Context: an optimization exercise on an open-source flow, tuned for small area. The choices shown serve that exercise and are no tape-out recipe. In this exercise RTL edits were held to simulation tests only and were not proved equivalent to the original. The series may have gaps, and a smaller design here may also do less where the tests do not look.

### Met4 routing, run 1

Scale bar: 100 um. Supply wires on this layer in grey. Cells faint in the background.
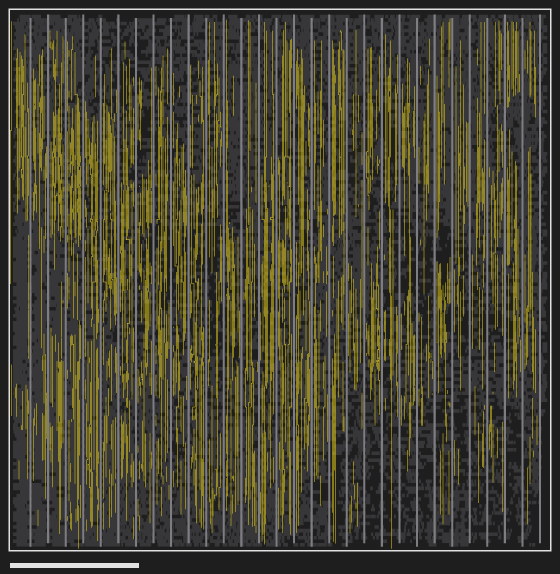
### Metal layers overlaid, run 1

Scale bar: 100 um.
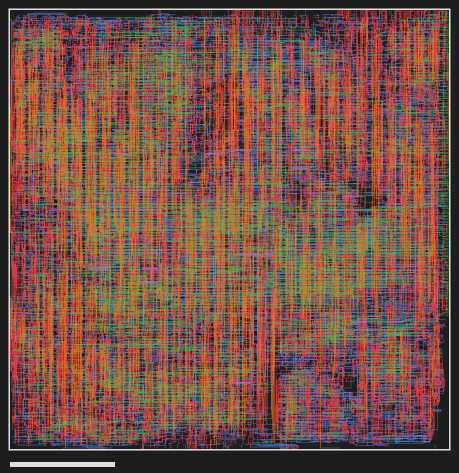
### Where the registers sit, run 1

Scale bar: 100 um.
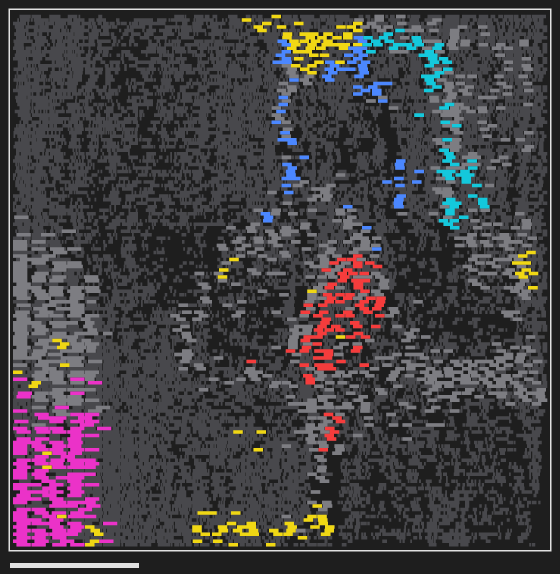
==> flow/design.v, too long to show whole: its modules and the start of the top module <==
// module dsp_slice_combined: 316 lines
// module mulcore: 7429 lines
// module rca: 16 lines
// module csel: 27 lines
// module inc: 23 lines
// module fp16add: 58 lines
// module fp16to32: 24 lines
// module fp32add: 58 lines
module dsp_slice_combined (
  clk,
  reset,
  enable,
  loadconst,
  accumulate,
  negate,
  sub,
  mode,
  mux9_select,
  internal_coeffa,
  internal_coeffb,
  stream,
  chainin,
  coeffbank_addr,
  coeffbank_data,
  coeffbank_we,
  coeffbank_sel,
  constant,
  resulta,
  resultb,
  chainout
);
  // ...
==> flow/run.sh <==
#!/bin/bash
# synth_recipe.tcl (not shown) runs the flow's synth.tcl, then flattens the netlist and writes it again
# the make line also repeats each setting of config.mk as NAME=value (left out here)
make -C /OpenROAD-flow-scripts/flow DESIGN_CONFIG=/design/flow/config.mk WORK_HOME=/design/flow/orfs CLKGATE_MAP_FILE= SYNTH_SCRIPT=/design/flow/synth_recipe.tcl finish
==> flow/config.mk <==
export PLATFORM = sky130hd
export DESIGN_NAME = dsp_slice_combined
export DESIGN_NICKNAME = dsp_slice_combined
export VERILOG_FILES = /design/flow/design.v
export SDC_FILE = /design/flow/constraint.sdc
export NUM_CORES = 4
export LEC_CHECK = 0
export CAP_MARGIN = 20
export CORE_MARGIN = 2
export CORE_UTILIZATION = 60
export GPL_TIMING_DRIVEN = 0
export SLEW_MARGIN = 20
==> flow/constraint.sdc <==
create_clock -name core_clock -period 22.0 [get_ports {clk}]
set_input_delay 4.4000 -clock core_clock [delete_from_list [all_inputs] [get_ports {clk}]]
set_output_delay 4.4000 -clock core_clock [all_outputs]
set_load 0.01 [all_outputs]
==> out/qor.yml, run 1 <==
synth:
  synth_compound_area_share_pct: 9.44
  ys_seq_area_share_pct: 27.7
  yosys.area_share.simple_pct: 15.9
  syn_inst: 10700
  synth_top_area_share_pct: 27.7
  synth_area_leader_cell: "fa_1"
  synthMuxAreaShare_pct: 5.46
  synthFlopType: "dfxtp_1"
  synth.area.top_cells: "fa_1 (28%), dfxtp_1 (19%), edfxtp_1 (8.4%)"
  synth_top_cells_by_count: "inv_1 (1,445), fa_1 (1,415), nor2_1 (1,268)"
  yosysWarnings: 4
clock_network:
  clk_pin_slew_ns: 0.07
  cts_tree: "built"
  clock_latency_ns: 0.84
  h-tree-depth: 4
  cts_buffers: 132
  cts-root-buf: "clkbuf_16"
worst_hold_path:
  hold_path_class: "reg -> reg"
sta:
  finalCritPeriodShare_pct: 97.3
  fin_crit_ns: 21.40
  slew_violations: 0
  rsz0062_at_grt: "no"
floorplan:
  start_util_pct: 60.4
  die_w_um: 417
  die_area_mm2: 0.174
  core_mm2: 0.169
  die_h_um: 417
cells_and_area:
  diodes: 29
  sh_seq_area_pct: 24.8
  design_area_mm2: 0.115
  seq_cell_count: 1275
  final-clk-cell-share_pct: 3.92
  multi_input_area_share_pct: 58.0
  clock_buffers: 171
  drive_gt1_share_pct: 5.51
placed_design:
  dpl.hpwl_mm: 355
  placed_cell_area_mm2: 0.110
  portBuffers: 441
  gp_congestion: 1.12
grt:
  grt_use_total_pct: 50.7
  grt_max_degree: 18
setup_path:
  cp_data_arrival_time_ns: 22.15
  crit_family: "adder cells"
  startpoint_type: "flop"
  crit_top_cell: "fa_1"
  worst-r2r-setup-slack_ns: 0.60
status:
  outcome: "finished clean"
flow_run:
  cap_violations: 0
routing:
  drc_errors: 0
  ant_nets: 0
  vias_per_cell: 6.50
Notes on 'Met4 routing' above:
The wires run mostly vertical. The layer carries 45.9 mm of wire. 749 nets have wire on it.

Notes on 'Metal layers overlaid' above:
Key: red = M2 [wire length 186 mm]; green = M3 [wire length 62.5 mm]; orange = M4 [wire length 45.9 mm]; purple = M5 [wire length 197 um]; blue = M1 [wire length 149 mm]

Notes on 'Where the registers sit' above:
Key: red = `s3` [sequential cells 94, where middle]; yellow = `s1` [sequential cells 116]; magenta = `coeffbank_b` [sequential cells 144, where bottom left]; cyan = `mo4` [sequential cells 72, where top right]; blue = `mo3` [sequential cells 74]
Another 775 sequential cells are not coloured.

==> run 1: per-stage QoR <==
stage	instances	hold WS (ns)	setup slack, ns
final	13600	0.320	0.602
after global routing	13600	0.330	0.113
after CTS	13600	0.324	0.411
after detailed placement	13400	0.312	0.686
after global placement	13400	0.310	0.888
after floorplan	10700	0.310	4.56
==> run 1: timing repair <==
item,4_1_cts,5_1_grt
resized for setup,0,13
setup endpoints to repair,0,33
setup buffers,0,0
hold buffers,0,0
==> run 1: placed cells by master, fill, tap and decap left out, types with 60 or more instances in the layout <==
cell type and instances:
nand4_1 70, nand3_1 90, clkbuf_1 512, clkdlybuf4s50_1 441, xnor2_1 164, a22oi_1 105, a22o_1 71, dfxtp_1 987
nand2_1 855, xor2_1 60, a21oi_1 436, a211oi_1 126, or2_2 74, ha_1 357, mux4_2 88, clkbuf_16 137
and2_1 413, fa_1 1415, mux2_2 112, nor2_1 1255, o211ai_1 64, nor3_1 85, mux2i_1 228, buf_1 77
inv_1 1445, edfxtp_1 288, nand2b_1 87, o21ai_0 235, nor2b_1 361
==> run 1: routing by layer <==
layer  share of wire, %  track usage, %
met4                 10            41.9
met3                 14            18.0
met5              0.044          0.0556
met1                 34            60.1
met2                 42            74.0
==> inputs of run 2 (changes only) <==
--- a/flow/design.v
+++ b/flow/design.v
@@ -110,14 +110,15 @@
 always @(posedge clk) begin
   if (reset) begin
     lc2 <= 0; acc2 <= 0; neg2 <= 0; sub2 <= 0; mode2 <= 0; m9s2 <= 0;
-    s2[31:0] <= 0; ip1_2 <= 0; ip2_2 <= 0; mb2 <= 0;
+    s2[31:0] <= 0; mb2 <= 0;
   end else begin
     lc2 <= lc1; acc2 <= acc1; neg2 <= neg1; sub2 <= sub1; mode2 <= mode1; m9s2 <= m9s1;
-    s2[31:0] <= s1[31:0]; ip1_2 <= ip1; ip2_2 <= ip2; mb2 <= mbit;
+    s2[31:0] <= s1[31:0]; mb2 <= mbit;
   end
 end
 always @(posedge clk) begin
   s2[115:32] <= s1[115:32]; m1o2 <= mux1_out;
+  ip1_2 <= ip1; ip2_2 <= ip2;
 end
 reg [36:0] in1, in2;
 always @(*) begin
@@ -177,6 +178,9 @@
 wire [31:0] mult_out_fp = {s2[63] ^ s2[95], fe, fm[22:0] | {fovf, 22'd0}};
 wire fm_anan = &s2[62:55];
 wire fm_bnan = (&s2[94:87]) & (|s2[86:64]);
+wire [3:0] f2n = s2[99:96];
+wire pre_ax = f2n[2] | (f2n[3] & ~f2n[1]) | (f2n[1] & f2n[0]);
+wire [31:0] pre2 = pre_ax ? s2[31:0] : s2[63:32];
 wire [21:0] mp16a = mult_out[21:0];
 wire [21:0] mp16b = mult_out[58:37];
 wire [4:0] e16a0, e16a;
@@ -194,7 +198,9 @@
 reg lc3, acc3, neg3, sub3, m9s3;
 reg [2:0] mode3;
 reg [115:0] s3;
+reg [31:0] pre3;    
 reg [73:0] mo3;
+reg rd1;    
 reg [31:0] mofp3, m1o3;
 reg [15:0] f16bot3, f16top3;
 reg [1:0] fl16a3, fl32m3;
@@ -202,14 +208,17 @@
 always @(posedge clk) begin
   if (reset) begin
     lc3 <= 0; acc3 <= 0; neg3 <= 0; sub3 <= 0; mode3 <= 0; m9s3 <= 0;
-    mo3 <= 0;
   end else begin
     lc3 <= lc2; acc3 <= acc2; neg3 <= neg2; sub3 <= sub2; mode3 <= mode2; m9s3 <= m9s2;
-    mo3 <= mult_out;
   end
 end
+reg rd2, rd3;
 always @(posedge clk) begin
-  s3 <= s2; mofp3 <= mult_out_fp; m1o3 <= m1o2;
+  rd1 <= reset; rd2 <= rd1; rd3 <= rd2;
+  mo3 <= mult_out;
+end
+always @(posedge clk) begin
+  s3 <= s2; pre3 <= pre2; mofp3 <= mult_out_fp; m1o3 <= m1o2;
   f16bot3 <= fp16_bot_mult; f16top3 <= fp16_top_mult;
   fl16a3 <= {f16a_anan | f16a_bnan, f16a_anan};
   fl32m3 <= {fm_anan | fm_bnan, fm_anan};
@@ -229,7 +238,7 @@
 wire msel2_16 = (h2[2] & h2[0]) ^ (h2[2] & h2[1]) ^ h2[3];   
 reg [31:0] aa4;    
 wire [31:0] mux2_out = mode3[0] ? (msel2_16 ? aa4 : fp32_conv)
-                              : (msel2_32[1] ? (msel2_32[0] ? s3[31:0] : s3[63:32])
+                              : (msel2_32[1] ? pre3
                                              : (msel2_32[0] ? mofp3 : 32'd0));
 wire t_int = mode3[2];
 wire t_27 = ~mode3[2] & mode3[0];
@@ -259,14 +268,12 @@
 always @(posedge clk) begin
   if (reset) begin
     lc4 <= 0; acc4 <= 0; neg4 <= 0; sub4 <= 0; mode4 <= 0; m9s4 <= 0;
-    mo4 <= 0;
   end else begin
     lc4 <= lc3; acc4 <= acc3; neg4 <= neg3; sub4 <= sub3; mode4 <= mode3; m9s4 <= m9s3;
-    mo4 <= mo3;
   end
 end
 always @(posedge clk) begin
-  s4 <= s3; t4 <= temp_signal[37:0]; m2o4 <= mux2_out; m1o4 <= m1o3; aa4 <= s3[85:54];
+  s4 <= s3; t4 <= temp_signal[37:0]; mo4 <= mo3; m2o4 <= mux2_out; m1o4 <= m1o3; aa4 <= s3[85:54];
   fl16a4 <= fl16a3; fl32m4 <= fl32m3; fl16b4 <= fl16b3; fl16add4 <= flags_fp16add;
 end
 reg [63:0] bank_lo;     
@@ -296,7 +303,7 @@
 reg [4:0] fl16add5;
 reg [4:0] fl32add5;
 always @(posedge clk) begin
-  if (reset) begin
+  if (reset | rd1 | rd2 | rd3) begin
     bank_lo <= 0; bank_hi <= 0;
   end else begin
     bank_lo <= mux9_out[63:0]; bank_hi <= mux9_out[99:64];
==> flow/flow/run.sh (new file) <==
#!/bin/bash
set -euo pipefail
sed '1s/yosys synth -nofsm -noshare /yosys synth -nofsm -noshare -noabc /' synth_recipe.tcl > flow_synth.tcl
grep -q -- '-noabc' flow_synth.tcl
sed -e "s#SYNTH_SCRIPT=[^ ]*synth_recipe\.tcl#SYNTH_SCRIPT=$PWD/flow_synth.tcl#" \
    -e "s#CLKGATE_MAP_FILE= #CLKGATE_MAP_FILE= 'BUFFER_PORTS_ARGS=-buffer_cell sky130_fd_sc_hd__buf_1' 'CTS_ARGS=-sink_clustering_enable -repair_clock_nets -dont_use_dummy_load -sink_clustering_size 20 -sink_clustering_max_diameter 60' #" \
    standard.sh > flow_standard.sh
grep -q 'flow_synth\.tcl' flow_standard.sh
grep -q 'BUFFER_PORTS_ARGS' flow_standard.sh
grep -q 'CTS_ARGS' flow_standard.sh
bash flow_standard.sh finish > flow_make.log 2>&1
==> flow/standard.sh (new file) <==
#!/bin/bash
# synth_recipe.tcl (not shown) runs the flow's synth.tcl, then flattens the netlist and writes it again
# the make line also repeats each setting of config.mk as NAME=value (left out here)
make -C /OpenROAD-flow-scripts/flow DESIGN_CONFIG=/design/flow/config.mk WORK_HOME=/design/flow/orfs CLKGATE_MAP_FILE= SYNTH_SCRIPT=/design/flow/synth_recipe.tcl "${@:-finish}"
removed: flow/run.sh
==> run 2 against run 1 <==
Utilization down 2.6 points. Wire length is 5.5% lower. Global-route usage decreased by 0.15 points. Area after synthesis down 5.5%. Largest cell class unchanged. Synthesized cell count decreased by 16%. Non-clock buffer count down 14. Cell area down 8.9%. Clock skew rose by 0.036 ns. Die area fell by 5.4%. Fmax rose by 0.29%.
==> out/qor.yml, run 2 <==
status:
  outcome: "finished clean"
synth:
  synth_area_leader_cell: "fa_1"
  ys_seq_area_share_pct: 29.0
  synth_top_cells_by_count: "fa_1 (1,420), nor2_1 (1,261), dfxtp_1 (969)"
  synth_top_area_share_pct: 29.4
  yosysWarnings: 4
routing:
  met3_length_mm: 66.8
  top_layer: "met5"
  wl_met2_mm: 172
  drc_errors: 0
  met1_length_mm: 146
  vias_per_cell: 6.84
  ant_nets: 0
flow_run:
  cap_violations: 0
clock_network:
  hold_buffers: 0
  cts-root-buf: "clkbuf_16"
  cts_buffers: 99
  cts_tree: "built"
  clk_pin_slew_ns: 0.08
  clock_latency_ns: 0.78
grt:
  met2_usage_pct: 70.9
  grt_use_total_pct: 50.5
  grt_util_met1_pct: 62.8
  gr-max-usage-layer: "met2"
sta:
  finalCritPeriodShare_pct: 97.0
  fin_crit_ns: 21.34
  slew_violations: 0
setup_path:
  cp_data_arrival_time_ns: 21.97
  crit_top_cell: "fa_1"
  worst-r2r-setup-slack_ns: 0.66
placed_design:
  dpl.hpwl_mm: 335
  gp_congestion: 1.11
  portBuffers: 442
floorplan:
  die_area_mm2: 0.165
  start_util_pct: 60.4
  die_w_um: 406
  core_mm2: 0.160
cells_and_area:
  design_area_mm2: 0.104
  drive_gt1_share_pct: 6.41
  final_common_cell: "fa_1"
  final_cell_mix: "fa_1 (1,419), nor2_1 (1,246), dfxtp_1 (969), nand2_1 (545), and2_1 (519)"
worst_hold_path:
  hold_path_class: "reg -> reg"
## run 2: kinds of logic after synthesis
group / after synthesis / synth area share (%)
AO/OA/AOI/OAI: 1322 / 9.09
XOR/XNOR: 232 / 2.21
adder cells (fa/ha/maj): 1793 / 34.2
buffers and inverters: 792 / 3.13
flip-flops: 1257 / 29.0
multiplexers: 553 / 7.27
other: 1 / 0.00387
AND/OR/NAND/NOR: 3073 / 15.1
## run 2: final cells by class
cell class	count	area [um^2]
Tap cell	2160	2700
Clock buffer	99	2480
Buffer	570	2230
Timing Repair Buffer	474	2010
Antenna cell	66	165
Multi-Input combinational cell	6974	66000
Fill cell	12600	56000
Sequential cell	1257	28000
Inverter	220	826
## run 2: stage by stage
stage	hold slack, ns	setup WS [ns]	std cells	setup TNS (ns)
4_1_cts	0.312	0.0994	11800	0
3_5_place_dp	0.312	0.324	11700	0
3_3_place_gp	0.311	0.359	11600	0
5_1_grt	0.312	-0.0110	11800	-0.0110
6_report	0.310	0.664	11800	0
2_1_floorplan	0.310	3.25	9023	0
## run 2: timing repair
action                     CTS  global route
resized for setup            4            30
buffers inserted             0             3
gates cloned                 0             0
setup endpoints to repair    6            35
pin swaps                    0             1
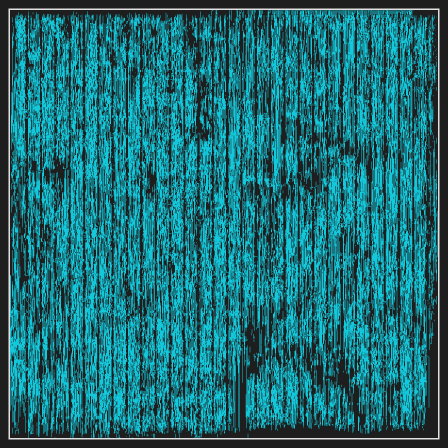
*Signal wires on met2, run 2*
10,374 nets have wire on it. The layer carries 172 mm of wire. The wires run mostly vertical. The longest straight run is 148 um. The layer holds 41% of the routed length.

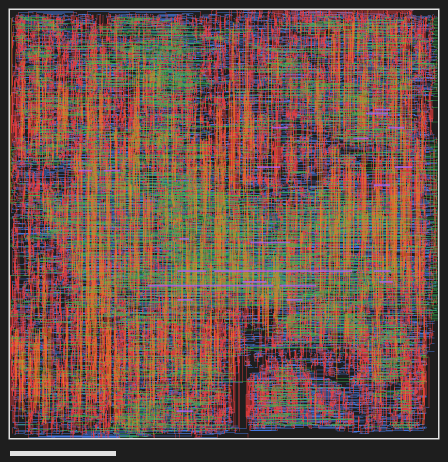
*Metal layers overlaid, run 2*
Scale bar: 100 um.
Key: purple = M5 [wire length 582 um]; orange = M4 [wire length 34.7 mm]; red = M2 [wire length 172 mm]; blue = M1 [wire length 146 mm]; green = M3 [wire length 66.8 mm]

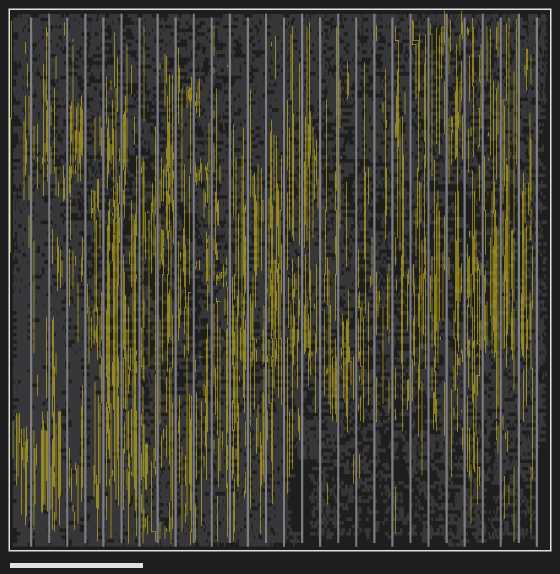
*Met4 routing, run 2*
Scale bar: 100 um. Supply wires on this layer in grey. Cells faint in the background.
623 nets have wire on it. The wires run mostly vertical. The layer holds 8.3% of the routed length.

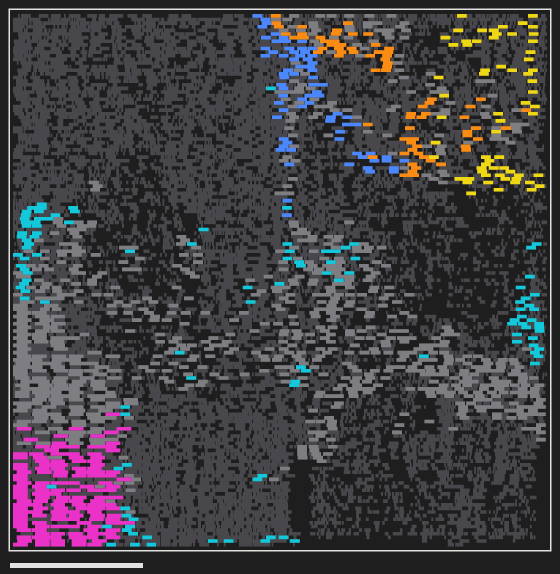
*Where the registers sit, run 2*
Scale bar: 100 um.
Key: blue = `mo3` [sequential cells 74, where top middle]; yellow = `bank_lo` [sequential cells 64, where top right]; orange = `mo4` [sequential cells 72]; cyan = `s1` [sequential cells 116]; magenta = `coeffbank_b` [sequential cells 144, where bottom left]
Another 787 sequential cells are not coloured.

## afterwards: timing with drivers on the ports
How much do the figures lean on ideal ports? The routed layouts below were timed once more, with nothing changed but the port constraints. Step 1, drivers: a clkbuf_16 drives clk and a buf_2 each remaining input, both assumed. Step 2 also shifts input and output timing later by t, the mid clock arrival at the registers, as if the neighbouring blocks saw the same clock. a / b / c = ideal ports / drivers / drivers and shift; a / b = the first two.
run	t (ns)	setup slack, ns	slew at the worst register clock pin (ns)	worst slew at a driven data input, ns	cell pins on the clock port's net
run 1	0.916	0.602 / 0.602 / 0.602	0.08 / 0.08	0.20	1
run 2	0.829	0.664 / 0.608 / 0.664	0.08 / 0.08	0.16	1
After both steps every run listed still meets setup and hold.
